Context: an optimization exercise on an open-source flow, tuned for small area. The choices shown serve that exercise and are no tape-out recipe.
RTL that was checked went through simulation tests only; none was proved equivalent to the original.
Not every run is shown, and edits may drop behaviour that the tests do not exercise.
No functional check of the RTL was part of run 3.

Fig. 1: run 1, cells by drive strength
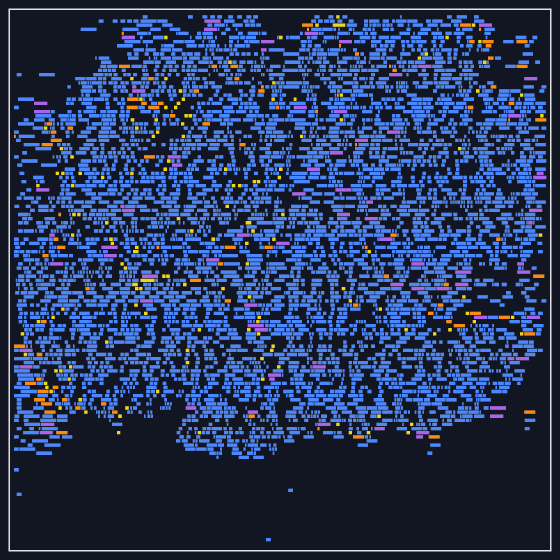
Fig. 2: run 1, cell placement
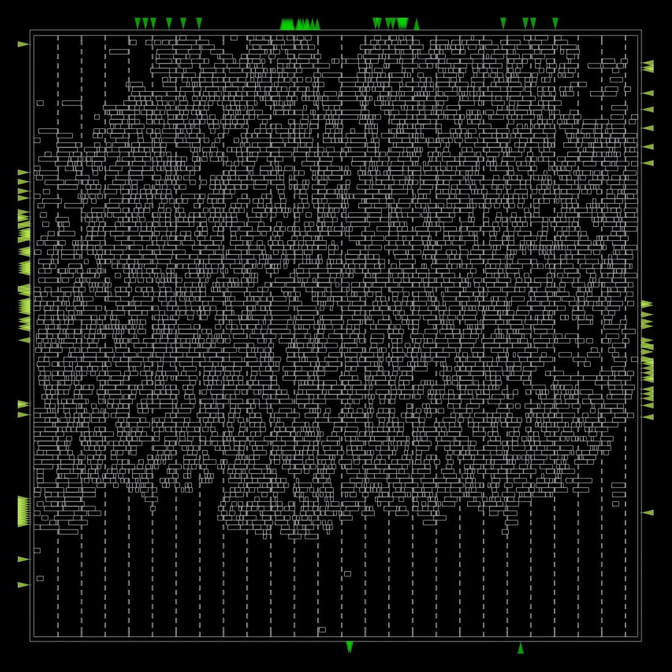
Fig. 3: run 1, pin placement
The bar under the picture is 100 um long. Pins as bars across the die edge, other pins in grey.
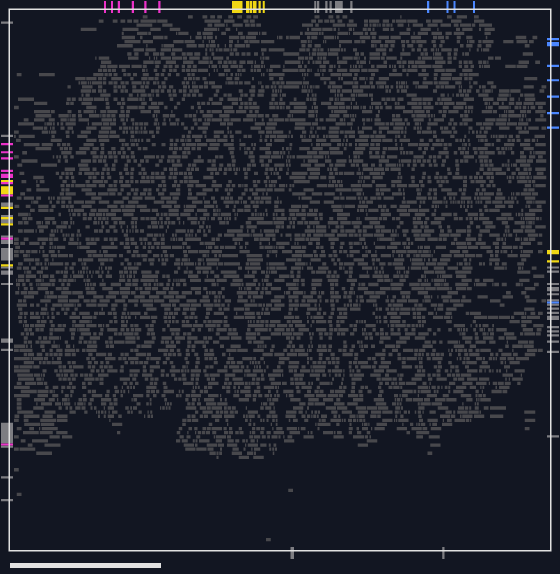
Fig. 4: run 1, placement density heat map
The bar under the picture is 100 um long. The die is cut into 36 by 36 equal tiles; dark blue is low, red is high, 0 to 100% covered.
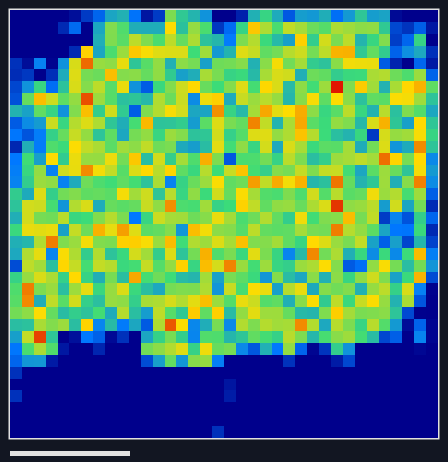
## flow/design.v in outline (module list and top-level ports)
// module agc_fa: 10 lines
// module agc_ha: 9 lines
// module Test1: 8402 lines
module Test1 (
    input  wire        clk,
    input  wire        rst,
    input  wire [15:0] s_chans_dataI,
    input  wire [15:0] s_chans_dataQ,
    input  wire        s_chans_valid,
    input  wire [12:0] Filter_Coefficient,
    input  wire [12:0] Error_Coefficient,
    input  wire [7:0]  R_level,
    output wire        Valid_Out,
    output wire [25:0] OutputI,
    output wire [25:0] OutputQ
);
  // ...
==> flow/run.sh <==
#!/bin/bash
# synth_recipe.tcl (not shown) runs the flow's synth.tcl, then flattens the netlist and writes it again
# the make line also repeats each setting of config.mk as NAME=value (left out here)
make -C /OpenROAD-flow-scripts/flow DESIGN_CONFIG=/design/flow/config.mk WORK_HOME=/design/flow/orfs CLKGATE_MAP_FILE= SYNTH_SCRIPT=/design/flow/synth_recipe.tcl finish
==> flow/config.mk <==
export PLATFORM = sky130hd
export DESIGN_NAME = Test1
export DESIGN_NICKNAME = Test1
export VERILOG_FILES = /design/flow/design.v
export SDC_FILE = /design/flow/constraint.sdc
export NUM_CORES = 4
export LEC_CHECK = 0
export CAP_MARGIN = 20
export CORE_MARGIN = 2
export CORE_UTILIZATION = 40
export SLEW_MARGIN = 20
export SYNTH_HIERARCHICAL = 1
==> flow/constraint.sdc <==
create_clock -name core_clock -period 10.0 [get_ports {clk}]
set_input_delay 2.0000 -clock core_clock [delete_from_list [all_inputs] [get_ports {clk}]]
set_output_delay 2.0000 -clock core_clock [all_outputs]
set_load 0.01 [all_outputs]
==> results.sh, run 1 <==
export IMPL_wl_met3_mm=13.1
export IMPL_status="timing/DRC/antenna clean"
export IMPL_drt_iter0_drc=3376
export IMPL_min_period_ns=9.31
export IMPL_routed_wirelength_mm=154
export IMPL_cts_root_buffer="clkbuf_16"
export IMPL_place_congestion=0.919
export IMPL_finalSetupTns_ns=0
export IMPL_cts_setup_buffers=0
export IMPL_synth_xor_area_share_pct=15.3
export IMPL_vias=37500
export IMPL_required_ns=10.40
export IMPL_synth_seq_cells=439
export IMPL_max_stage_delay_ns=0.65
export IMPL_multi_input_area_share_pct=69.8
export IMPL_setup_viol_count_final=0
export IMPL_synth_compound_gate_area_share_pct=16.7
export IMPL_rr_worst_depth=32
export IMPL_ioPinCount=122
export IMPL_synth_common_cells="767 x xnor2_1, 655 x fa_1, 624 x a22oi_1, 379 x dfxtp_1, 368 x ha_1"
export IMPL_synth_area_top_cells="fa_1 26%, dfxtp_1 15%, xnor2_1 13%"
export IMPL_place_inst=6417
export IMPL_synthArstFlopShare_pct=0
export IMPL_firstDrtPassIters=6
export IMPL_post_cts_hold_buffer_count=0
export IMPL_path_buf_inv=2
export IMPL_layout_common_cells="767 x xnor2_1, 655 x fa_1, 624 x a22oi_1"
export IMPL_yosysTopAreaCellShare_pct=26.3
export IMPL_diodes=1
export IMPL_syn_area_per_cell_sq_um=10.1
export IMPL_synth_fp_nets=6044
export IMPL_antenna_left=0
export IMPL_synth_top_family_by_area="adder cells"
export IMPL_grt_use_met3_pct=4.80
export IMPL_yosys_cell_types_count=71
export IMPL_slew_violations=0
export IMPL_synthAdderAreaFrac_pct=35.6
export IMPL_synth_edf_count=60
export IMPL_path_depth=32
export IMPL_clk_latency_ns=0.68
export IMPL_busiest_layer="met2"
export IMPL_dp_final_hpwl_mm=114
export IMPL_overflow=0
export IMPL_rsz0062_at_grt="no"
export IMPL_vias_per_cell=5.75
export IMPL_drive_gt1_share_pct=6.36
Notes on Fig. 1 above:
Key: _2 cells = orange [cells 92, share 1.9%]; _3 and _4 cells = yellow [cells 141, share 2.9%]; _6 and larger = purple [cells 77, share 1.6%]; _0 and _1 cells = blue [cells 4,563, share 94%]
worst setup margin: 0.690 ns
Finished Cell Area: 0.0544 sq mm
synth-to-layout area growth: 9.20%

Notes on Fig. 2 above:
Non-Filler Instances: 6,511
Core Area: 0.124 sq mm
Row Count: 129

Notes on Fig. 3 above:
Key: s_chans_dataQ = magenta [pins 16, direction input, edge 10 left, 6 top]; OutputQ = yellow [pins 26, direction output, edge 14 top, 9 left, 3 right]; Filter_Coefficient = blue [pins 13, direction input, edge 9 right, 4 top]
die height: 357 um
PortBufs: 121
Die Wd: 357 um

Notes on Fig. 4 above:
5.9% of the tiles are over 75% full. The emptiest ninth of the die: bottom right. The fullest tile reaches 98%. The mean over all tiles is 41%. 22% of the tiles are nearly empty.
fin util: 44.0%
Initial Util: 40.3%

Fig. 5: run 1, I/O nets highlighted
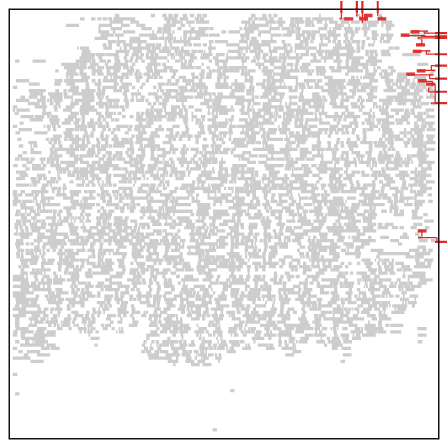

--- run 2 (diff from run 1) ---
--- a/flow/config.mk
+++ b/flow/config.mk
@@ -8,5 +8,6 @@
 export CAP_MARGIN = 20
 export CORE_MARGIN = 2
-export CORE_UTILIZATION = 40
+export CORE_UTILIZATION = 60
+export CTS_BUF_LIST = sky130_fd_sc_hd__clkbuf_4 sky130_fd_sc_hd__clkbuf_8
 export SLEW_MARGIN = 20
 export SYNTH_HIERARCHICAL = 1
Fig. 6: run 2, I/O nets highlighted
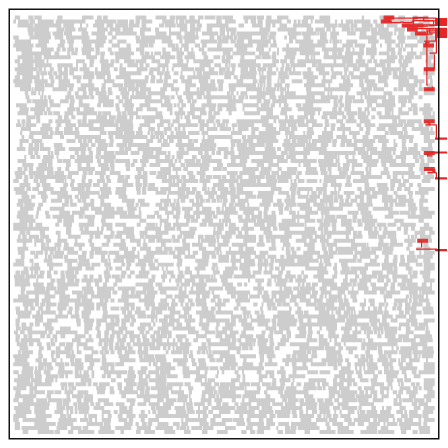
Key: Filter_Coefficient = red [bits 13, direction input, end cells 13, wire 368 um]
I/O pin total: 122

==> results.sh, run 2 <==
export IMPL_required_ns=10.48
export IMPL_portBuffers=121
export IMPL_vias_per_cell=6.27
export IMPL_place_inst=5848
export IMPL_synth_common_cells="767 x xnor2_1, 655 x fa_1, 624 x a22oi_1, 379 x dfxtp_1, 368 x ha_1"
export IMPL_synth_top_family_by_area="adder cells"
export IMPL_synth_fp_nets=6044
export IMPL_dp_final_hpwl_mm=110
export IMPL_synthArstFlopShare_pct=0
export IMPL_finalSetupTns_ns=0
export IMPL_slew_violations=0
export IMPL_core_region_area_sq_mm=0.0821
export IMPL_status="timing/DRC/antenna clean"
export IMPL_multi_input_area_share_pct=70.9
export IMPL_min_period_ns=9.15
export IMPL_synth_area_top_cells="fa_1 26%, dfxtp_1 15%, xnor2_1 13%"
export IMPL_grt_use_met3_pct=7.50
export IMPL_cts_root_buffer="clkbuf_8"
export IMPL_stdcell_count=5991
export IMPL_syn_area_per_cell_sq_um=10.1
export IMPL_diodes=2
export IMPL_clk_latency_ns=0.74
export IMPL_antenna_left=0
export IMPL_synth_seq_cells=439
export IMPL_drive_gt1_share_pct=7.32
export IMPL_initial_utilization_pct=60.6
export IMPL_rr_worst_depth=31
export IMPL_max_stage_delay_ns=0.74
export IMPL_synthAdderAreaFrac_pct=35.6
export IMPL_layout_common_cells="767 x xnor2_1, 655 x fa_1, 624 x a22oi_1"
export IMPL_dieHeight_um=292
export IMPL_yosysTopAreaCellShare_pct=26.3
export IMPL_post_cts_hold_buffer_count=0
export IMPL_synth_compound_gate_area_share_pct=16.7
export IMPL_die_w_um=292
export IMPL_yosys_cell_types_count=71
export IMPL_path_depth=31
export IMPL_place_congestion=0.961
Fig. 7: run 2, cells by drive strength
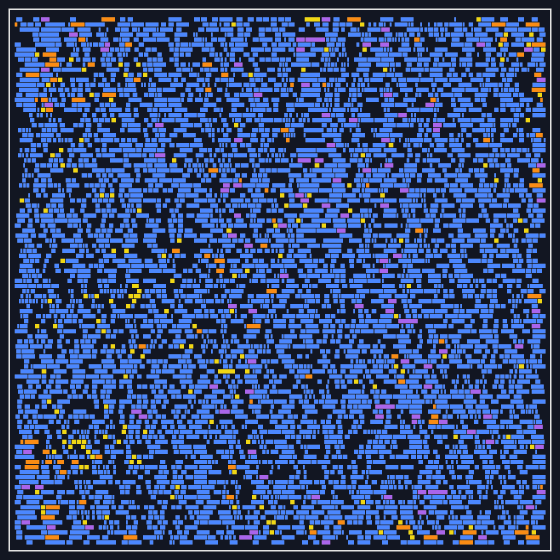
synth-to-layout area growth: 7.57%
Finished Cell Area: 0.0536 sq mm
worst setup margin: 0.854 ns
Non-clock buffers: 254

Fig. 8: run 2, cell placement
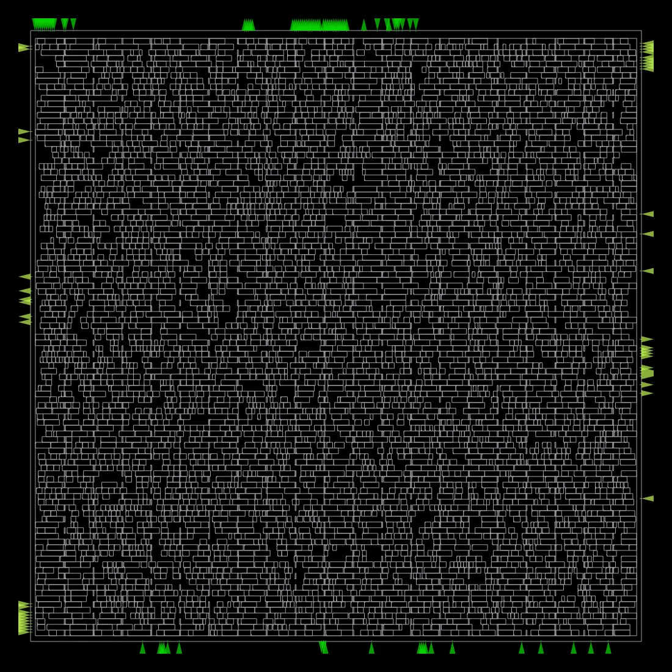

==> run 3: a larger rewrite; changed files in full <==
==> flow/design.v <==
`timescale 1ns / 1ps
module Module_of_number
#(   
    parameter W_IN = 26,
    parameter W_OUT = 27
) (
    input  wire [W_IN -1:0 ] Input_a,
    input  wire [W_IN -1:0 ] Input_b,
    output wire [W_OUT-1:0 ] Output
);
wire  sign_a ;
wire  sign_b ;    
reg   [W_IN-1:0] module_a; 
reg   [W_IN-1:0] module_b;
assign  sign_a = Input_a[W_IN-1];
assign  sign_b = Input_b[W_IN-1];
always @* begin : async_proc
    case (sign_a)
        1'b0 : module_a =  Input_a;
        1'b1 : module_a = -Input_a;
    endcase
    case (sign_b)
        1'b0 : module_b =  Input_b;
        1'b1 : module_b = -Input_b;
    endcase
end
assign Output  = module_a + module_b;
endmodule
`timescale 1ns / 1ps
module EMA_Module
#(   
    parameter BWIDTH = 13,
    parameter DWIDTH = 27,
    parameter OUTWIDTH = 48   
) (
    input  wire clk,
    input  wire rst,
    input  wire [BWIDTH-1:0     ] Filter_Coefficient,
    input  wire [DWIDTH-1:0     ] Port_Data,
    input  wire                   Valid,
    output wire                   Valid_out_ema,
    output wire [OUTWIDTH-1:0   ] Filter_Out
);
reg        [DWIDTH-1:0]   Data;
reg        [BWIDTH-1:0]   Coeff_2;
reg        [BWIDTH-1:0]   Coeff_1;
reg signed [DWIDTH-1:0]   Pread; 
reg signed [OUTWIDTH-1:0] accum;
reg signed [OUTWIDTH-1:0] c;
reg Valid_1,Valid_2,Valid_3;
wire signed [DWIDTH+6:0] accum_shift ;
wire signed [DWIDTH-1:0] accum_raunding ;
assign accum_shift    = accum[OUTWIDTH-1:14   ];  
assign accum_raunding = accum_shift[DWIDTH-1:0];  
always @(posedge clk) begin
  if (rst) begin
    Data    <= 0;
    Coeff_1 <= 0;
    Coeff_2 <= 0;
    Pread   <= 0;
    accum   <= 0;
    c       <= 0;
    Valid_1 <= 1'b0;
    Valid_2 <= 1'b0;
    Valid_3 <= 1'b0;
  end else begin
    Valid_1 <= Valid;
    if (Valid) begin
        Data    <= Port_Data;
    end
    Coeff_1 <= Filter_Coefficient;
    Valid_2 <= Valid_1;
    Pread   <= $signed({1'b0,Data})  - accum_raunding;  
    Coeff_2 <= Coeff_1;
    if (Valid_2) begin
        accum   <= $signed({{5{1'b0}},Coeff_2}) * Pread + c;
        Valid_3 <= Valid_2;
    end
    if (Valid_3) begin
        c     <= accum;
    end
  end
end
assign Filter_Out = accum;
assign Valid_out_ema  = Valid_2;
endmodule
`timescale 1ns / 1ps
module Error
#(   
    parameter BWIDTH = 13,
    parameter AWIDTH = 27,
    parameter DWIDTH = 8,
    parameter OUTWIDTH = 48   
) (
    input  wire clk,
    input  wire rst,
    input  wire [BWIDTH-1:0     ] Error_Coefficient,
    input  wire [AWIDTH-1:0     ] Port_Data_A,
    input  wire [DWIDTH-1:0     ] R_level,
    input  wire                   Valid,
    output wire                   Valid_out_error,
    output wire [OUTWIDTH-1:0   ] Error_Out
);
reg signed [AWIDTH-1:0]   Data;
reg        [BWIDTH-1:0]   Coeff_2;
reg        [BWIDTH-1:0]   Coeff_1;
reg signed [DWIDTH-1:0]   Pread;
reg        [DWIDTH-1:0]   R_trig; 
reg signed [OUTWIDTH-1:0] accum;
reg signed [OUTWIDTH-1:0] c;
reg Valid_1,Valid_2;
always @(posedge clk) begin
  if (rst) begin
	R_trig  <= 0;
	Valid_1 <= 1'b0;
	Coeff_1 <= 0;
	Data    <= 0;
	Pread   <= 0;
	Valid_2 <= 1'b0;
	Coeff_2 <= 0;
	accum   <= 0;
	c       <= 0;
  end else begin
	R_trig  <= R_level;
	Valid_1 <= Valid;
	Coeff_1 <= Error_Coefficient;
	Data    <= Port_Data_A;
    Pread   <= $signed({1'b0,R_trig})  - Data;
	Valid_2 <= Valid_1;
	Coeff_2 <= Coeff_1;
	if (Valid_2) begin
		accum <= $signed({{5{1'b0}},Coeff_2}) * Pread + c;
	end
	c <= accum;
  end
end
assign Valid_out_error = Valid_2;
assign Error_Out = accum;
endmodule
`timescale 1ns / 1ps
module Test1
    #(   
    parameter W_IN        = 16,
    parameter W_IN_MODULE = 26,
    parameter BWIDTH      = 18,
    parameter FILTERWIDTH = 13,
    parameter AWIDTH      = 30,
    parameter DWIDTH      = 27,
    parameter DFWIDTH     = 18,
    parameter RWIDTH      = 8,
    parameter RFWIDTH     = 6,
    parameter DSPWIDTH    = 48,
    parameter MULTWIDTH   = DWIDTH + W_IN ,
    parameter RZEROS      = DFWIDTH - RFWIDTH,
    parameter W_OUT       = 16
) (
    input  wire clk,
    input  wire rst,
    input  wire [W_IN -1:0  	] s_chans_dataI,
    input  wire [W_IN -1:0  	] s_chans_dataQ,
    input  wire              	  s_chans_valid,
    input  wire [FILTERWIDTH-1:0] Filter_Coefficient,
    input  wire [FILTERWIDTH-1:0] Error_Coefficient,
    input  wire [RWIDTH-1:0     ] R_level,
    output wire              	  Valid_Out,
    output wire [W_IN_MODULE-1:0] OutputI,
    output wire [W_IN_MODULE-1:0] OutputQ
);
wire        [W_IN_MODULE:0] Module_Out;  
wire signed [DSPWIDTH-1:0 ] EMA_Out ;    
wire signed [DWIDTH+6:0   ] EMA_Out_Shift;  
wire signed [DWIDTH-1:0   ] EMA_Out_Round;  
wire        [DWIDTH-1:0   ] R_with_zeros;
wire signed [DSPWIDTH-1:0 ] Error_Out ;
wire signed [DWIDTH+6:0   ] Error_Out_Shift;  
wire signed [DWIDTH-1:0   ] Error_Out_Round;  
wire valid_connection,valid_error,valid_out_error;
reg   [0:0]  Valid_1,Valid_2;
reg  signed [W_IN-1:0       ] received_Qsignal;
reg  signed [W_IN-1:0       ] received_Isignal;
reg  signed [MULTWIDTH-1:0  ] first_Qmult;
reg  signed [MULTWIDTH-1:0  ] first_Imult;
wire signed [W_IN_MODULE-1:0] first_Qmult_round ;
wire signed [W_IN_MODULE-1:0] first_Imult_round ;
wire signed [W_IN-1:0       ] Satureted_real;
wire signed [W_IN-1:0       ] Satureted_imag;
reg  signed [W_IN_MODULE-1:0] Q_out_reg;
reg  signed [W_IN_MODULE-1:0] I_out_reg;
    assign Valid_Out  = valid_out_error;
    assign OutputQ    = Q_out_reg;
    assign OutputI    = I_out_reg;
always @(posedge clk) begin
  if (rst) begin
    received_Isignal <= 0;
    received_Qsignal <= 0;
    first_Imult      <= 0;
    first_Qmult      <= 0;
    Valid_1          <= 1'b0;
    Valid_2          <= 1'b0;
    I_out_reg        <= 0;
    Q_out_reg        <= 0;
  end else begin
    if(s_chans_valid) begin
        received_Isignal <= s_chans_dataI;  
        received_Qsignal <= s_chans_dataQ;  
    end
    first_Imult <= received_Isignal * Error_Out_Round;  
    first_Qmult <= received_Qsignal * Error_Out_Round;  
    Valid_1     <= s_chans_valid;
    Valid_2     <= Valid_1;
    if (Valid_Out)begin
        I_out_reg     <= first_Imult_round;  
        Q_out_reg     <= first_Qmult_round;  
    end
  end
 end
assign EMA_Out_Shift = EMA_Out[DSPWIDTH-1:14];  
assign EMA_Out_Round = EMA_Out_Shift[DWIDTH-1:0];  
assign R_with_zeros = {R_level,{RZEROS{1'b0}}};
assign Error_Out_Shift = Error_Out[DSPWIDTH-1:10];  
assign Error_Out_Round = Error_Out_Shift[DWIDTH-1:0];  
assign first_Imult_round = first_Imult[MULTWIDTH-1:17];  
assign first_Qmult_round = first_Qmult[MULTWIDTH-1:17];  
    Module_of_number #(
        .W_IN(W_IN_MODULE),  
        .W_OUT(W_IN_MODULE+1)  
    ) inst_Module_of_number (
        .Input_a   (first_Imult_round),
        .Input_b   (first_Qmult_round),
        .Output    (Module_Out)
    );
    EMA_Module #(
        .BWIDTH(FILTERWIDTH),  
        .DWIDTH(DWIDTH),  
        .OUTWIDTH(DSPWIDTH) 
    ) inst_EMA_Module (
        .clk  (clk),
        .rst  (rst),
        .Filter_Coefficient (Filter_Coefficient),
        .Port_Data (Module_Out) ,
        .Valid (Valid_2),
        .Valid_out_ema (valid_error),
        .Filter_Out (EMA_Out)
    );
    Error #(
        .BWIDTH(FILTERWIDTH),
        .AWIDTH(DWIDTH),
        .DWIDTH(DWIDTH),
        .OUTWIDTH(DSPWIDTH)
    ) inst_Error (
        .clk               (clk),
        .rst               (rst),
        .Error_Coefficient (Error_Coefficient),
        .Port_Data_A       (EMA_Out_Round),
        .R_level           (R_with_zeros),
        .Valid             (valid_error),
        .Valid_out_error   (valid_out_error),
        .Error_Out         (Error_Out)
    );
endmodule
==> flow/config.mk <==
export PLATFORM = sky130hd
export DESIGN_NAME = Test1
export DESIGN_NICKNAME = Test1
export VERILOG_FILES = /design/flow/design.v
export SDC_FILE = /design/flow/constraint.sdc
export NUM_CORES = 4
export LEC_CHECK = 0
export CAP_MARGIN = 20
export CORE_MARGIN = 2
export CORE_UTILIZATION = 40
export SLEW_MARGIN = 20
Fig. 9: run 3, cell placement
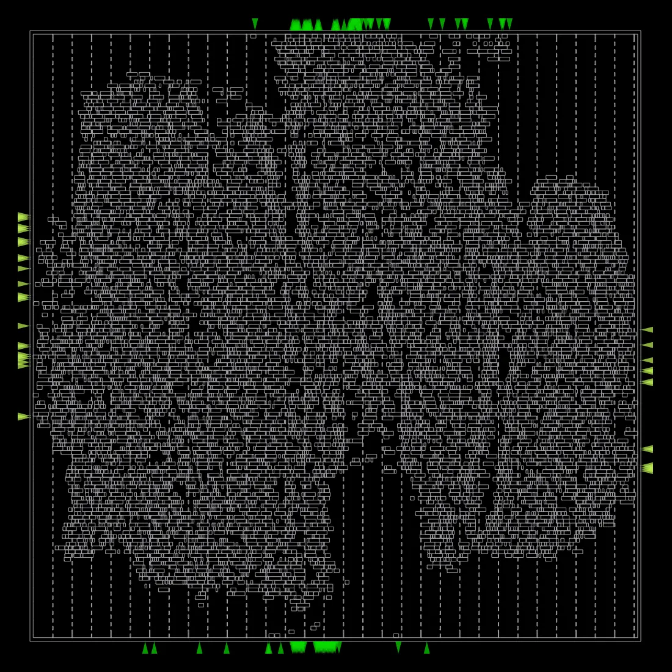
FILL cells: 18,200
Non-Filler Instances: 10,700
Core Area: 0.185 sq mm

==> results.sh, run 3 <==
export IMPL_rr_worst_depth=32
export IMPL_synth_top_family_by_area="adder cells"
export IMPL_fin_ws_ns=0.803
export IMPL_place_inst=10600
export IMPL_n_all_buffers=225
export IMPL_synth_fp_nets=10300
export IMPL_multi_input_area_share_pct=71.5
export IMPL_place_congestion=0.900
export IMPL_antenna_left=0
export IMPL_synthAdderAreaFrac_pct=48.1
export IMPL_required_ns=10.57
export IMPL_grt_use_met3_pct=2.18
export IMPL_drive_gt1_share_pct=3.24
export IMPL_area_growth_pct=7.88
export IMPL_dp_final_hpwl_mm=160
export IMPL_routed_wirelength_mm=199
export IMPL_synth_common_cells="1,660 x inv_1, 1,455 x fa_1, 1,019 x nand2_1, 624 x and2_1, 530 x ha_1"
export IMPL_vias_per_cell=4.99
export IMPL_multi_input_area_sq_mm=0.0573
export IMPL_syn_area_per_cell_sq_um=9.00
export IMPL_layout_common_cells="1,660 x inv_1, 1,455 x fa_1, 1,019 x nand2_1"
export IMPL_yosys_cell_types_count=85
export IMPL_initial_utilization_pct=40.2
export IMPL_synth_seq_cells=467
export IMPL_synth_compound_gate_area_share_pct=6.24
export IMPL_portBuffers=121
export IMPL_clk_latency_ns=0.73
export IMPL_path_depth=32
export IMPL_status="timing/DRC/antenna clean"
export IMPL_ioPinCount=122
export IMPL_synth_area_top_cells="fa_1 39%, dfxtp_1 13%, ha_1 8.9%"
export IMPL_finalSetupTns_ns=0
export IMPL_vias=53300
export IMPL_fmax_mhz=109
export IMPL_synthArstFlopShare_pct=0
export IMPL_yosysTopAreaCellShare_pct=39.2
export IMPL_syn_inst=8258
export IMPL_track_usage_pct=21.3
export IMPL_slew_violations=0
export IMPL_post_cts_hold_buffer_count=0
export IMPL_fin_worst_skew_ns=0.0412
export IMPL_slowest_stage="dfxtp_1"
export IMPL_diodes=2
export IMPL_final_area_sq_mm=0.0802
export IMPL_die_w_um=435
export IMPL_min_period_ns=9.20
export IMPL_rsz0062_at_grt="no"
export IMPL_cp_arrival_ns=9.76
Fig. 10: run 3, I/O nets highlighted
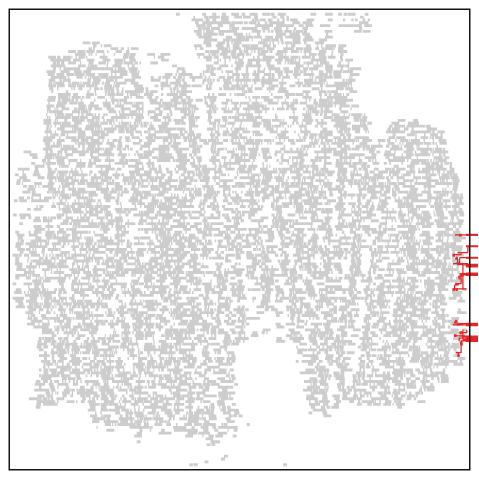

Fig. 11: run 3, pin placement
The bar under the picture is 100 um long. Pins as bars across the die edge, other pins in grey.
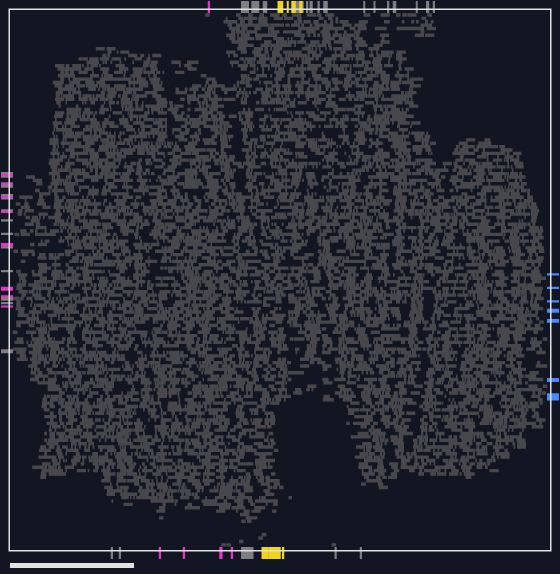

==> run 4: too many edits to list; what changed since run 3 <==
flow/design.v: 260 -> 8846 lines; modules unchanged: 0
  agc_fa: new, 10 lines
  agc_ha: new, 9 lines
  agc_sel3: new, 11 lines
  Test1: edited, 120 -> 8812 lines
  removed: Module_of_number, EMA_Module, Error
==> module agc_ha as of run 4 <==
module agc_ha (
    input  wire a,
    input  wire b,
    output wire s,
    output wire co
);
assign s  = a ^ b;
assign co = a & b;
endmodule
==> module agc_sel3 as of run 4 <==
module agc_sel3 (
    input  wire s1,
    input  wire s2,
    input  wire s3,
    input  wire a,
    input  wire b,
    input  wire c,
    output wire y
);
assign y = ~((s1 & a) | (s2 & b) | (s3 & c));
endmodule
==> module agc_fa as of run 4 <==
module agc_fa (
    input  wire a,
    input  wire b,
    input  wire c,
    output wire s,
    output wire co
);
assign s  = a ^ b ^ c;
assign co = (a & b) | (c & (a ^ b));
endmodule
--- a/flow/config.mk
+++ b/flow/config.mk
@@ -10,2 +10,3 @@
 export CORE_UTILIZATION = 40
 export SLEW_MARGIN = 20
+export SYNTH_HIERARCHICAL = 1
Fig. 12: run 4, pin placement
The bar under the picture is 100 um long. Pins as bars across the die edge, other pins in grey.
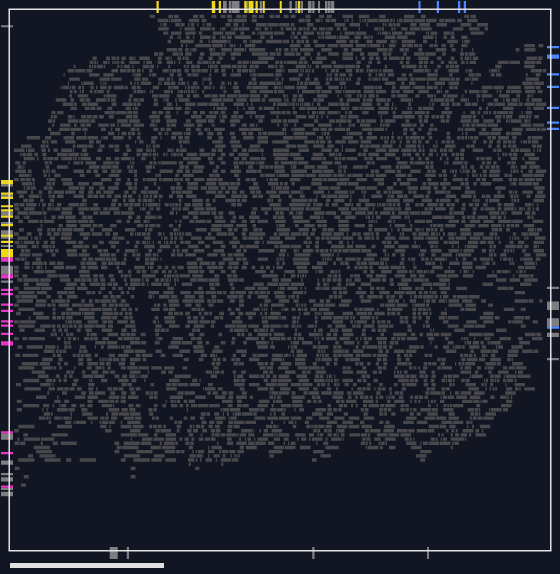
Key: Filter_Coefficient = blue [pins 13, direction input, edge 9 right, 4 top]; OutputQ = yellow [pins 26, direction output, edge 14 left, 12 top]; s_chans_dataQ = magenta [pins 16, direction input, edge left]
Die Wd: 351 um
die height: 351 um

==> results.sh, run 4 <==
export IMPL_required_ns=10.43
export IMPL_cts_clk_slew_worst_paths_ns=0.06
export IMPL_cp_top_family="compound AO/OA/AOI/OAI gates"
export IMPL_clockBufferDepth=3
export IMPL_synthArstFlopShare_pct=0
export IMPL_reg2reg_setup_slack_ns=0.91
export IMPL_n_all_inverters=259
export IMPL_synthAdderAreaFrac_pct=37.6
export IMPL_synth_seq_cells=466
export IMPL_dominant_cell_class="multi-input combinational cells"
export IMPL_syn_inst=4484
export IMPL_status="timing/DRC/antenna clean"
export IMPL_dpl_instance_area_sq_mm=0.0517
export IMPL_rsz0062_at_grt="no"
export IMPL_slowest_stage="a2111oi_0"
export IMPL_synth_yosys_warnings=7
export IMPL_layout_common_cells="670 x fa_1, 396 x xnor2_1, 392 x dfxtp_1"
export IMPL_cts_resized=0
export IMPL_core_region_area_sq_mm=0.120
export IMPL_area_growth_pct=11.0
export IMPL_fin_util_pct=44.7
export IMPL_wl_met3_mm=16.7
export IMPL_hold_ws_ns=0.324
export IMPL_antenna_left=0
export IMPL_grt_max_degree=62
export IMPL_crit_type="reg2reg"
export IMPL_cts_setup_buffers=0
export IMPL_grt_pass1_wl_mm=239
export IMPL_vias_per_cell=6.23
export IMPL_drive_gt1_share_pct=6.65
export IMPL_stdcell_count=6228
export IMPL_relSlewSlack_pct=24.8
export IMPL_place_congestion=0.909
export IMPL_initial_utilization_pct=40.2
export IMPL_path_depth=29
export IMPL_diodes=2
export IMPL_synth_most_common_cell="fa_1"
export IMPL_multi_input_area_share_pct=68.2
export IMPL_n_all_buffers=267
export IMPL_portBuffers=121
export IMPL_synth_xor_area_share_pct=8.86
export IMPL_vias=38800
export IMPL_wl_per_cell_um=24.6
export IMPL_synth_fp_nets=5598
export IMPL_dp_final_hpwl_mm=110
export IMPL_place_inst=6125
export IMPL_antenna_found_initial=2
export IMPL_synth_common_cells="670 x fa_1, 406 x dfxtp_1, 396 x xnor2_1, 390 x a222oi_1, 375 x ha_1"
export IMPL_fin_ws_ns=0.914
export IMPL_synth_top_family_by_area="adder cells"
export IMPL_fmax_mhz=110
export IMPL_synth_area_top_cells="fa_1 28%, dfxtp_1 17%, ha_1 9.7%"
export IMPL_routed_wirelength_mm=153
export IMPL_seq_cell_count=466
export IMPL_n_fill_cell=11300
export IMPL_synth_area_mux_share_pct=1.61
export IMPL_grt_pass1_vias=39700
export IMPL_fin_worst_skew_ns=0.0439
export IMPL_synth_compound_gate_area_share_pct=20.8
export IMPL_tap_cells=1612
export IMPL_cp_common_cell="fa_1"
export IMPL_clk_latency_ns=0.69
export IMPL_yosys_cell_types_count=65
export IMPL_ioPinCount=122
export IMPL_min_period_ns=9.09
export IMPL_syn_area_per_cell_sq_um=10.7
export IMPL_clkCellAreaFrac_pct=3.29
export IMPL_ys_seq_area_share_pct=20.6
export IMPL_cts_tree="done"
export IMPL_finalSetupTns_ns=0
export IMPL_worst_hold_path_num_cells=0
export IMPL_rr_worst_depth=29
export IMPL_drt_iter0_drc=6636
export IMPL_cp_arrival_ns=9.52
export IMPL_multi_input_area_sq_mm=0.0364
export IMPL_grt_use_met3_pct=6.42
export IMPL_hold_path_class="reg2reg"
export IMPL_post_cts_hold_buffer_count=0
export IMPL_track_usage_pct=24.9
export IMPL_final_seq_area_sq_mm=0.00995
export IMPL_slew_violations=0
export IMPL_final_area_sq_mm=0.0534
export IMPL_yosysTopAreaCellShare_pct=27.9
export IMPL_clock_sinks=466
export IMPL_synth_ff_type="dfxtp_1"
Fig. 13: run 4, I/O nets highlighted
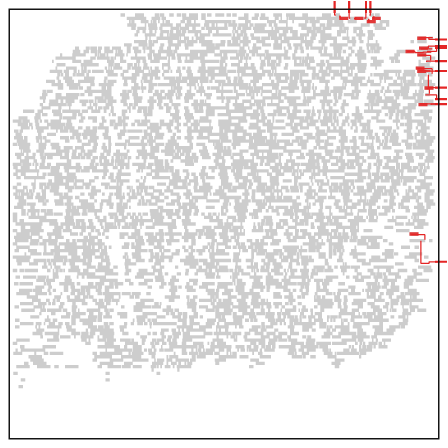
Key: Filter_Coefficient = red [bits 13, direction input, end cells 13, wire 265 um]

Fig. 14: run 4, placement density heat map
The bar under the picture is 100 um long. The die is cut into 35 by 35 equal tiles; dark blue is low, red is high, 0 to 100% covered.
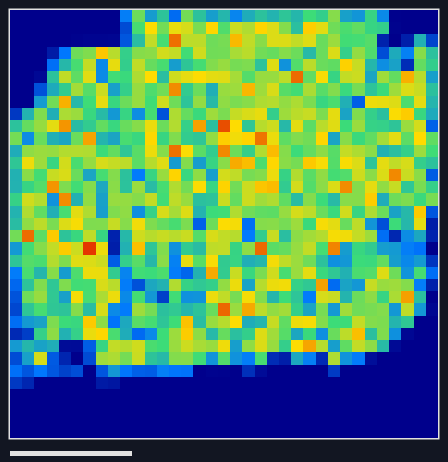

## Run 5: large edit since run 4, in outline
flow/design.v: 8846 -> 8277 lines; modules unchanged: 3
  Test1: edited, 8812 -> 8243 lines
==> flow/flow/run.sh (new file) <==
#!/bin/bash
# The standard layout (standard.sh, unchanged synthesis and steps),
# with two changes to how the layout is made:
#  - global placement buffers every input and output port with the platform's
#    smallest buffer (buf_1) instead of the cell buffer_ports picks itself;
#  - clock tree synthesis inserts no dummy loads (otherwise its default
#    arguments).
# standard.sh's (make's) full output goes to flow_standard.log in the folder
# this runs in; ORFS also keeps each step's log under orfs/logs/.
set -euo pipefail
cd "$(dirname "$0")/.."
export BUFFER_PORTS_ARGS="-buffer_cell sky130_fd_sc_hd__buf_1"
export CTS_ARGS="-sink_clustering_enable -repair_clock_nets -dont_use_dummy_load"
bash standard.sh > flow_standard.log 2>&1
==> flow/standard.sh (new file) <==
#!/bin/bash
# synth_recipe.tcl (not shown) runs the flow's synth.tcl, then flattens the netlist and writes it again
# the make line also repeats each setting of config.mk as NAME=value (left out here)
make -C /OpenROAD-flow-scripts/flow DESIGN_CONFIG=/design/flow/config.mk WORK_HOME=/design/flow/orfs CLKGATE_MAP_FILE= SYNTH_SCRIPT=/design/flow/synth_recipe.tcl "${@:-finish}"
--- a/flow/config.mk
+++ b/flow/config.mk
@@ -7,6 +7,9 @@
 export LEC_CHECK = 0
 export CAP_MARGIN = 20
+export CELL_PAD_IN_SITES_DETAIL_PLACEMENT = 1
+export CELL_PAD_IN_SITES_GLOBAL_PLACEMENT = 1
 export CORE_MARGIN = 2
-export CORE_UTILIZATION = 40
+export CORE_UTILIZATION = 35
+export PLACE_DENSITY = 0.5
 export SLEW_MARGIN = 20
 export SYNTH_HIERARCHICAL = 1
removed: flow/run.sh
Fig. 15: run 5, placement density heat map
The bar under the picture is 100 um long. The die is cut into 37 by 37 equal tiles; dark blue is low, red is high, 0 to 100% covered.
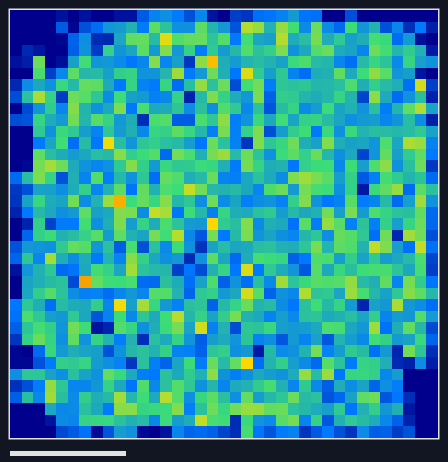
The emptiest ninth of the die: top left. The fullest tile reaches 82%. 5.7% of the tiles are nearly empty. The mean over all tiles is 36%.
fin util: 39.0%
Initial Util: 35.3%
Core Area: 0.131 sq mm

Fig. 16: run 5, CTS result over the die
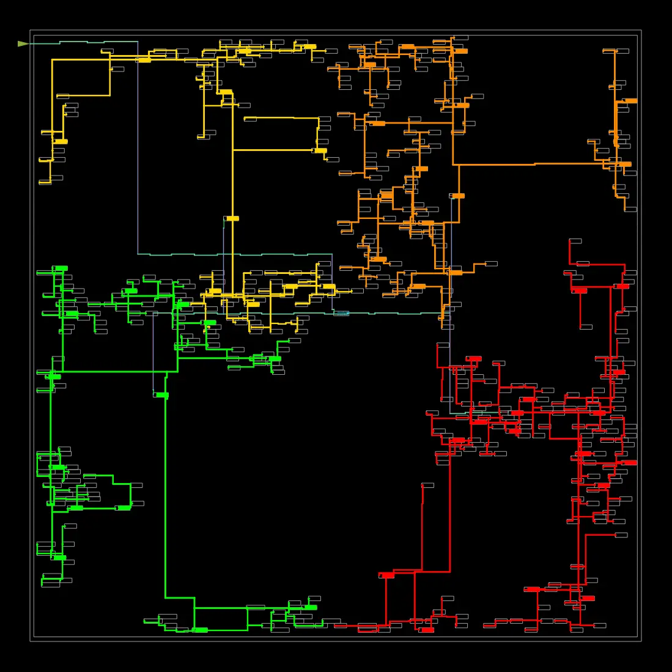
H-tree Lvls: 2
clk sinks: 446
total number of sequential cells: 446

==> results.sh, run 5 <==
export IMPL_grt_max_degree=81
export IMPL_synthArstFlopShare_pct=0
export IMPL_grt_pass1_vias=39800
export IMPL_cp_common_cell="fa_1"
export IMPL_hold_ws_ns=0.295
export IMPL_vias_per_cell=6.02
export IMPL_ioPinCount=122
export IMPL_diodes=1
export IMPL_cts_clk_slew_worst_paths_ns=0.06
export IMPL_tap_cells=1755
export IMPL_yosysTopAreaCellShare_pct=30.9
export IMPL_crit_type="reg2reg"
export IMPL_synth_yosys_warnings=7
export IMPL_place_congestion=0.879
export IMPL_synth_xor_area_share_pct=9.78
export IMPL_fin_ws_ns=0.852
export IMPL_wl_per_cell_um=30.0
export IMPL_syn_inst=4197
export IMPL_clk_latency_ns=0.69
export IMPL_n_all_inverters=267
export IMPL_reg2reg_setup_slack_ns=0.85
export IMPL_cts_resized=0
export IMPL_n_all_buffers=332
export IMPL_yosys_cell_types_count=65
export IMPL_fin_worst_skew_ns=0.0892
export IMPL_stdcell_count=6110
export IMPL_vias=36800
export IMPL_dpl_instance_area_sq_mm=0.0498
export IMPL_relSlewSlack_pct=23.8
export IMPL_die_w_um=368
export IMPL_rsz0062_at_grt="no"
export IMPL_slowest_stage="fa_1"
export IMPL_grt_pass1_wl_mm=274
export IMPL_grt_use_met3_pct=3.85
export IMPL_clkCellAreaFrac_pct=2.79
export IMPL_antenna_left=0
export IMPL_layout_common_cells="715 x fa_1, 395 x dfxtp_1, 390 x a222oi_1"
export IMPL_synth_seq_cells=446
export IMPL_status="timing/DRC/antenna clean"
export IMPL_final_area_sq_mm=0.0512
export IMPL_track_usage_pct=26.9
export IMPL_required_ns=10.60
export IMPL_cts_tree="done"
export IMPL_area_growth_pct=10.6
export IMPL_multi_input_area_share_pct=68.8
export IMPL_drt_iter0_drc=4829
export IMPL_synth_common_cells="715 x fa_1, 414 x dfxtp_1, 390 x a222oi_1, 388 x xnor2_1, 314 x ha_1"
export IMPL_synth_most_common_cell="fa_1"
Fig. 17: run 5, cell placement
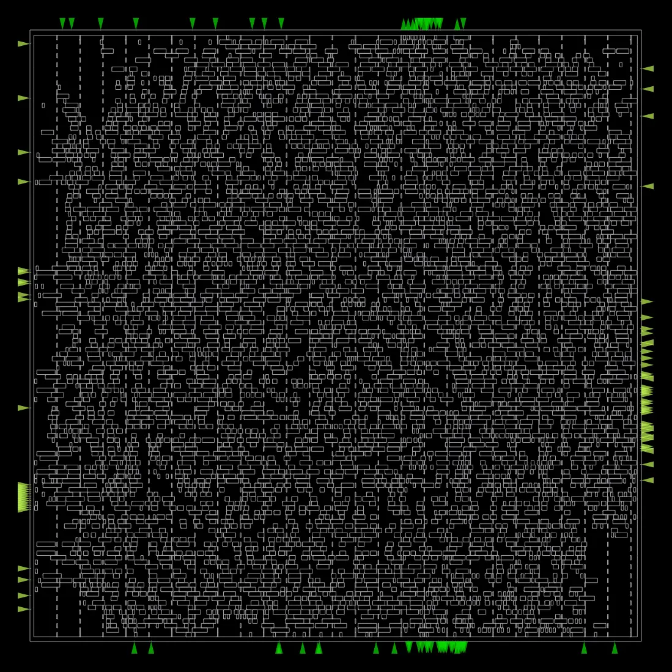

--- run 6 (diff from run 5) ---
==> flow/flow/run.sh (replaced) <==
#!/bin/bash
# The standard layout (standard.sh, unchanged synthesis and steps),
# with two changes to how the layout is made:
#  - global placement buffers every input and output port with the platform's
#    smallest buffer (buf_1) instead of the cell buffer_ports picks itself;
#  - clock tree synthesis inserts no dummy loads and builds the tree from
#    clkbuf_8 cells over clusters of up to 20 sinks, 50 um across.
# standard.sh's (make's) full output goes to flow_standard.log in the folder
# this runs in; ORFS also keeps each step's log under orfs/logs/.
set -euo pipefail
cd "$(dirname "$0")/.."
export BUFFER_PORTS_ARGS="-buffer_cell sky130_fd_sc_hd__buf_1"
export CTS_ARGS="-sink_clustering_enable -repair_clock_nets -dont_use_dummy_load -buf_list sky130_fd_sc_hd__clkbuf_8 -sink_clustering_size 20 -sink_clustering_max_diameter 50"
bash standard.sh > flow_standard.log 2>&1
Fig. 18: run 6, cell placement
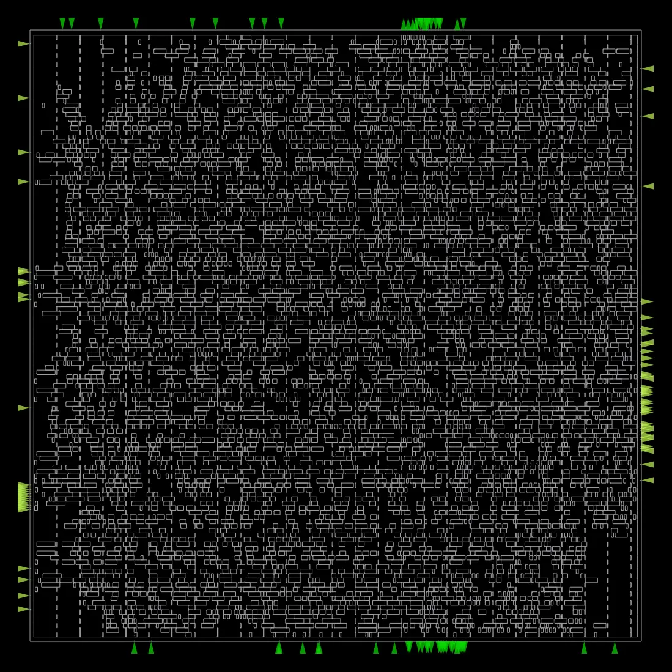
TAP cells: 1,755
Row Count: 133
Non-Filler Instances: 6,131

Fig. 19: run 6, placement density heat map
The bar under the picture is 100 um long. The die is cut into 37 by 37 equal tiles; dark blue is low, red is high, 0 to 100% covered.
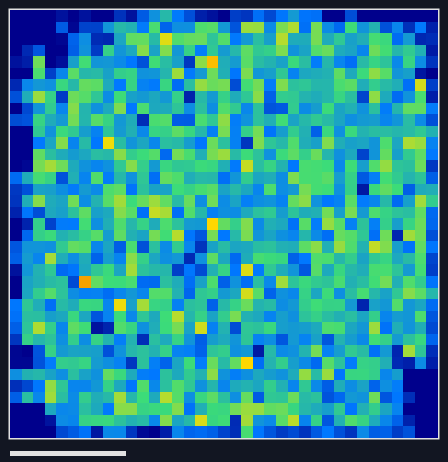
5.7% of the tiles are nearly empty. 0.30% of the tiles are over 75% full. The mean over all tiles is 36%. The fullest tile reaches 82%.
fin util: 38.7%

==> results.sh, run 6 <==
export IMPL_yosys_cell_types_count=65
export IMPL_relSlewSlack_pct=25.0
export IMPL_hold_ws_ns=0.310
export IMPL_grt_use_met3_pct=4.58
export IMPL_clock_sinks=446
export IMPL_initial_utilization_pct=35.3
export IMPL_htreeDepth=3
export IMPL_grt_pass1_vias=39900
export IMPL_firstDrtPassIters=17
export IMPL_clk_latency_ns=0.78
export IMPL_seq_area_share_pct=18.3
export IMPL_synth_most_common_cell="fa_1"
export IMPL_overflow=0
export IMPL_antenna_left=0
export IMPL_status="timing/DRC/antenna clean"
export IMPL_synth_simple_area_share_pct=4.69
export IMPL_area_growth_pct=9.71
export IMPL_crit_type="reg2reg"
export IMPL_slowest_stage="fa_1"
export IMPL_layout_nonclk_buf_share_pct=4.05
export IMPL_syn_area_sq_mm=0.0463
export IMPL_cts_clk_slew_worst_paths_ns=0.08
export IMPL_cts_setup_buffers=0
export IMPL_multi_input_area_share_pct=69.4
export IMPL_dp_final_hpwl_mm=137
export IMPL_n_all_inverters=267
export IMPL_place_congestion=0.879
export IMPL_synth_xor_area_share_pct=9.78
export IMPL_synth_edf_count=32
export IMPL_synth_ff_type="dfxtp_1"
export IMPL_layout_common_cells="715 x fa_1, 395 x dfxtp_1, 390 x a222oi_1"
export IMPL_n_all_buffers=332
export IMPL_diodes=7
export IMPL_drt_iter0_drc=4689
export IMPL_hold_viol_final=0
export IMPL_clkCellAreaFrac_pct=1.95
export IMPL_synth_common_cells="715 x fa_1, 414 x dfxtp_1, 390 x a222oi_1, 388 x xnor2_1, 314 x ha_1"
export IMPL_reg2reg_setup_slack_ns=0.85
export IMPL_ioPinCount=122
export IMPL_wl_per_cell_um=29.9
export IMPL_cts_resized=0
export IMPL_vias=36800
export IMPL_grt_use_met1_pct=37.0
export IMPL_die_w_um=368
export IMPL_vias_per_cell=6.01
export IMPL_drive_gt1_share_pct=8.35
export IMPL_dpl_instance_area_sq_mm=0.0498
export IMPL_fin_ws_ns=0.846
export IMPL_cts_tree="done"
export IMPL_track_usage_pct=27.1
export IMPL_seq_cell_count=446
export IMPL_core_region_area_sq_mm=0.131
export IMPL_rsz0062_at_grt="no"
export IMPL_drcViolationCount=0
export IMPL_synthArstFlopShare_pct=0
export IMPL_synth_area_mux_share_pct=1.91
export IMPL_syn_inst=4197
export IMPL_final_area_sq_mm=0.0508
export IMPL_required_ns=10.72
export IMPL_synthAdderAreaFrac_pct=39.5
export IMPL_synth_yosys_warnings=7
export IMPL_finalSetupTns_ns=0
export IMPL_dr_wl_met2_mm=85.1
export IMPL_grt_pass1_wl_mm=274
export IMPL_slew_violations=0
export IMPL_fin_worst_skew_ns=0.0799
export IMPL_min_period_ns=9.15
export IMPL_clockBufferDepth=3
export IMPL_grt_max_degree=81
export IMPL_cp_common_cell="fa_1"
export IMPL_yosysTopAreaCellShare_pct=30.9
export IMPL_synth_seq_cells=446
Fig. 20: run 6, cells by drive strength
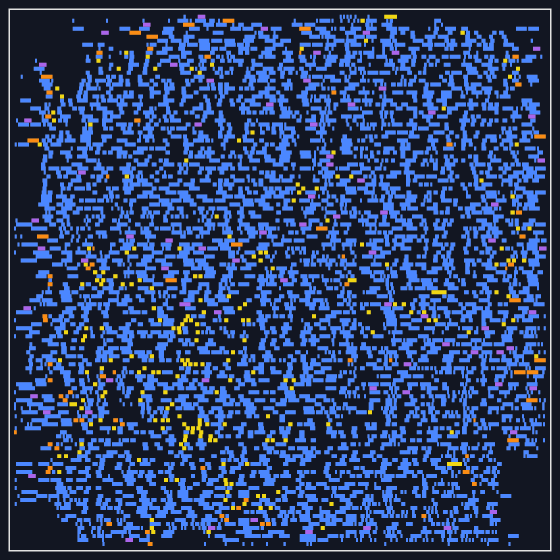

--- run 7 (diff from run 6) ---
--- a/flow/config.mk
+++ b/flow/config.mk
@@ -10,6 +10,6 @@
 export CELL_PAD_IN_SITES_GLOBAL_PLACEMENT = 1
 export CORE_MARGIN = 2
-export CORE_UTILIZATION = 35
-export PLACE_DENSITY = 0.5
+export CORE_UTILIZATION = 45
+export PLACE_DENSITY = 0.6
 export SLEW_MARGIN = 20
 export SYNTH_HIERARCHICAL = 1
Fig. 21: run 7, cells by drive strength
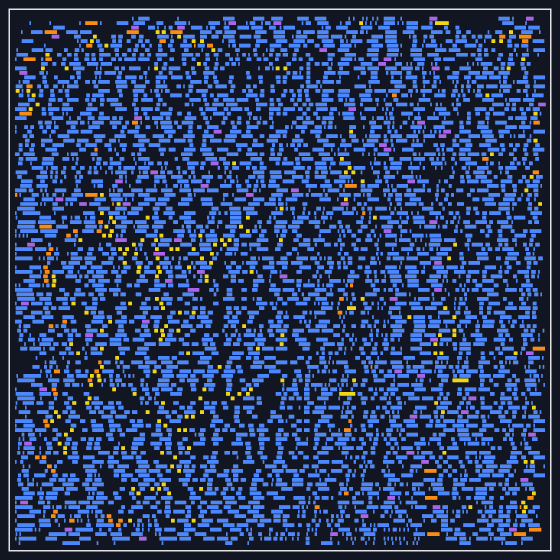
Key: _6 and larger = purple [cells 69, share 1.6%]; _0 and _1 cells = blue [cells 4,008, share 92%]; _3 and _4 cells = yellow [cells 200, share 4.6%]; _2 cells = orange [cells 74, share 1.7%]
worst setup margin: 0.728 ns
synth-to-layout area growth: 8.30%
Finished Cell Area: 0.0501 sq mm

==> results.sh, run 7 <==
export IMPL_status="timing/DRC/antenna clean"
export IMPL_yosysTopAreaCellShare_pct=30.9
export IMPL_synth_area_mux_share_pct=1.91
export IMPL_grt_use_met1_pct=41.2
export IMPL_max_stage_delay_ns=0.77
export IMPL_overflow=0
export IMPL_place_congestion=0.891
export IMPL_syn_area_sq_mm=0.0463
export IMPL_cts_clk_slew_worst_paths_ns=0.09
export IMPL_clockBufferDepth=3
export IMPL_seq_cell_count=446
export IMPL_antenna_found_initial=5
export IMPL_synth_yosys_warnings=7
export IMPL_relSlewSlack_pct=22.3
export IMPL_n_all_buffers=320
export IMPL_synthAdderAreaFrac_pct=39.5
export IMPL_fin_worst_skew_ns=0.0853
export IMPL_cts_setup_buffers=0
export IMPL_clkCellAreaFrac_pct=1.81
export IMPL_path_buf_inv=1
export IMPL_synth_ff_type="dfxtp_1"
export IMPL_cp_top_family="compound AO/OA/AOI/OAI gates"
export IMPL_min_period_ns=9.27
export IMPL_wl_per_cell_um=29.0
export IMPL_drcViolationCount=0
export IMPL_htreeDepth=3
export IMPL_multi_input_area_share_pct=70.3
export IMPL_seq_area_share_pct=18.5
export IMPL_multi_input_cells=3252
export IMPL_track_usage_pct=31.3
export IMPL_cts_root_buffer="clkbuf_8"
export IMPL_slowest_stage="a21oi_4"
export IMPL_hold_ws_ns=0.317
export IMPL_cts_tree="done"
export IMPL_drive_gt1_share_pct=7.88
export IMPL_vias_per_cell=6.45
export IMPL_final_common_cell="fa_1"
export IMPL_dpl_instance_area_sq_mm=0.0492
export IMPL_vias=36900
export IMPL_clk_latency_ns=0.74
export IMPL_cp_common_cell="fa_1"
export IMPL_fmax_mhz=108
export IMPL_dieHeight_um=325
export IMPL_dp_final_hpwl_mm=125
export IMPL_slew_violations=0
export IMPL_final_seq_area_sq_mm=0.00927
export IMPL_place_inst=5652
export IMPL_rr_worst_depth=30
export IMPL_hold_viol_final=0
export IMPL_synth_common_cells="715 x fa_1, 414 x dfxtp_1, 390 x a222oi_1, 388 x xnor2_1, 314 x ha_1"
export IMPL_required_ns=10.65
export IMPL_layout_nonclk_buf_share_pct=3.98
export IMPL_synth_most_common_cell="fa_1"
export IMPL_synth_top_family_by_area="adder cells"
export IMPL_hold_path_class="reg2reg"
export IMPL_yosys_cell_types_count=65
export IMPL_synth_simple_area_share_pct=4.69
export IMPL_grt_use_met3_pct=5.81
export IMPL_grt_pass1_wl_mm=253
export IMPL_dr_wl_met2_mm=78.5
export IMPL_synth_xor_area_share_pct=9.78
export IMPL_grt_pass1_vias=39700
export IMPL_n_all_inverters=267
export IMPL_tap_cells=1368
export IMPL_rsz0062_at_grt="no"
export IMPL_stdcell_count=5721
export IMPL_finalSetupTns_ns=0
export IMPL_cts_resized=0
export IMPL_die_w_um=325
export IMPL_row_count=117
export IMPL_ioPinCount=122
export IMPL_crit_type="reg2reg"
export IMPL_syn_inst=4197
export IMPL_drt_iter0_drc=5293
export IMPL_synthArstFlopShare_pct=0
export IMPL_diodes=2
export IMPL_wl_met1_mm=68.4
export IMPL_synth_seq_cells=446
export IMPL_clock_sinks=446
export IMPL_firstDrtPassIters=17
export IMPL_synth_edf_count=32
export IMPL_grt_max_degree=90
export IMPL_reg2reg_setup_slack_ns=0.73
export IMPL_antenna_left=0
export IMPL_layout_common_cells="715 x fa_1, 397 x dfxtp_1, 390 x a222oi_1"
Fig. 22: run 7, placement density heat map
The bar under the picture is 100 um long. The die is cut into 32 by 32 equal tiles; dark blue is low, red is high, 0 to 100% covered.
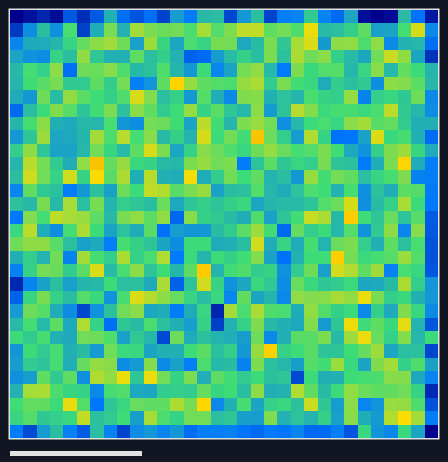
The fullest tile reaches 78%. The mean over all tiles is 46%. 0.30% of the tiles are nearly empty.
Initial Util: 45.4%
fin util: 49.2%
Core Area: 0.102 sq mm


==> screenshots <==
Pin placement.
The bar under the picture is 100 um long. Pins as bars across the die edge, other pins in grey.
image #1
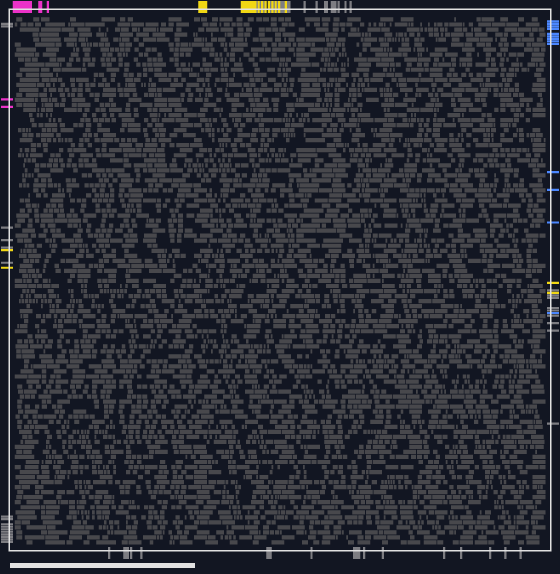
image #2
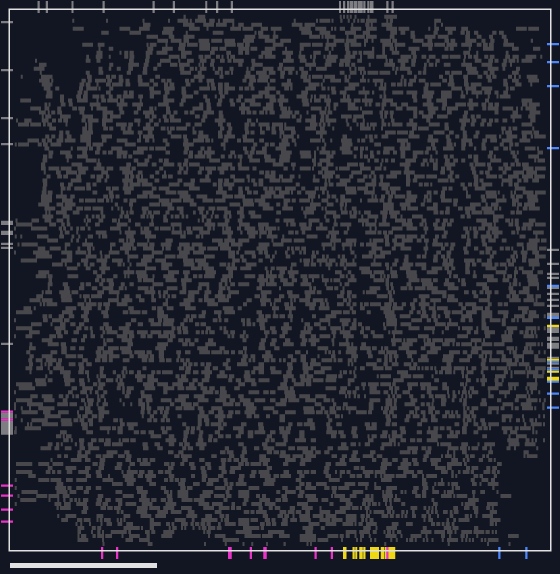
image #3
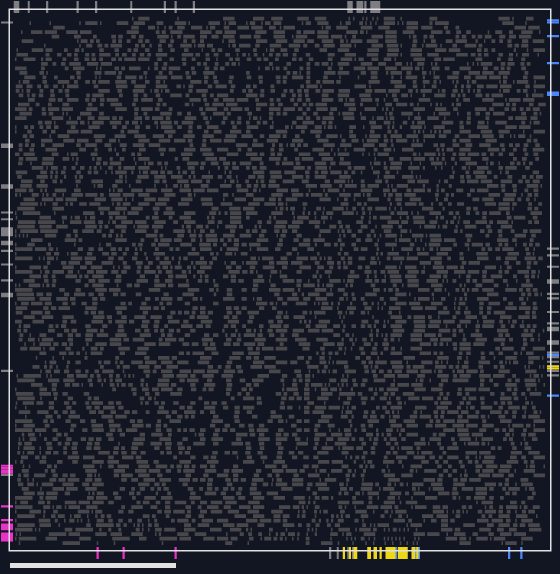
The one with the smallest die is image #1.
The one with the largest die is image #2.
- image #1 = run 2
- image #2 = run 6
- image #3 = run 7


==> gallery <==
I/O nets highlighted.
panel A
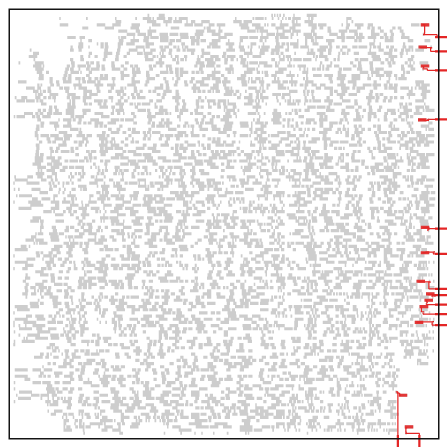
panel B
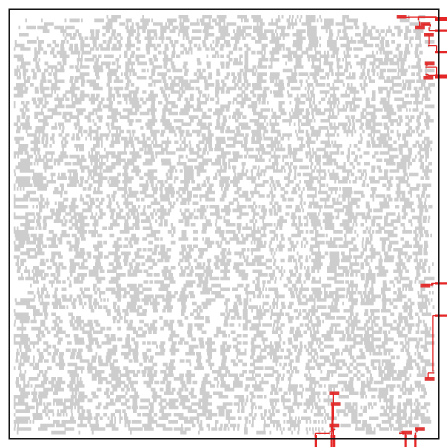
Panel A comes from run 6.
Panel B comes from run 7.

afterwards: timing with drivers on the ports:
In the flow no input, the clock included, has a driving cell. The finished layouts below were timed again as built, in two steps.
Step 1 (the two cells are an assumption about what drives the block):
set clk [get_ports {clk}]
set_driving_cell -lib_cell sky130_fd_sc_hd__clkbuf_16 $clk
set_driving_cell -lib_cell sky130_fd_sc_hd__buf_2 [delete_from_list [all_inputs] $clk]
Step 2, shift: input delay + t, output delay - t, t = (earliest + latest rising clock arrival at the registers) / 2. This alone moves slack from input paths to output paths.
Slacks: ideal ports / drivers / drivers and shift; pairs: ideal ports / drivers.
run | shift t [ns] | slack for setup (ns) | worst setup path after step 2 | worst register clock-pin slew, ns
run 1 | 0.726 | 0.690 / 0.690 / 0.690 | register to register | 0.08 / 0.08
run 2 | 0.783 | 0.854 / 0.854 / 0.854 | register to register | 0.08 / 0.08
run 3 | 0.778 | 0.803 / 0.803 / 0.803 | register to register | 0.07 / 0.07
run 4 | 0.741 | 0.914 / 0.914 / 0.914 | register to register | 0.07 / 0.07
run 5 | 0.720 | 0.852 / 0.852 / 0.852 | register to register | 0.06 / 0.06
run 6 | 0.818 | 0.846 / 0.846 / 0.846 | register to register | 0.09 / 0.09
run 7 | 0.763 | 0.728 / 0.728 / 0.728 | register to register | 0.09 / 0.09
After both steps setup and hold are still met in every run listed.
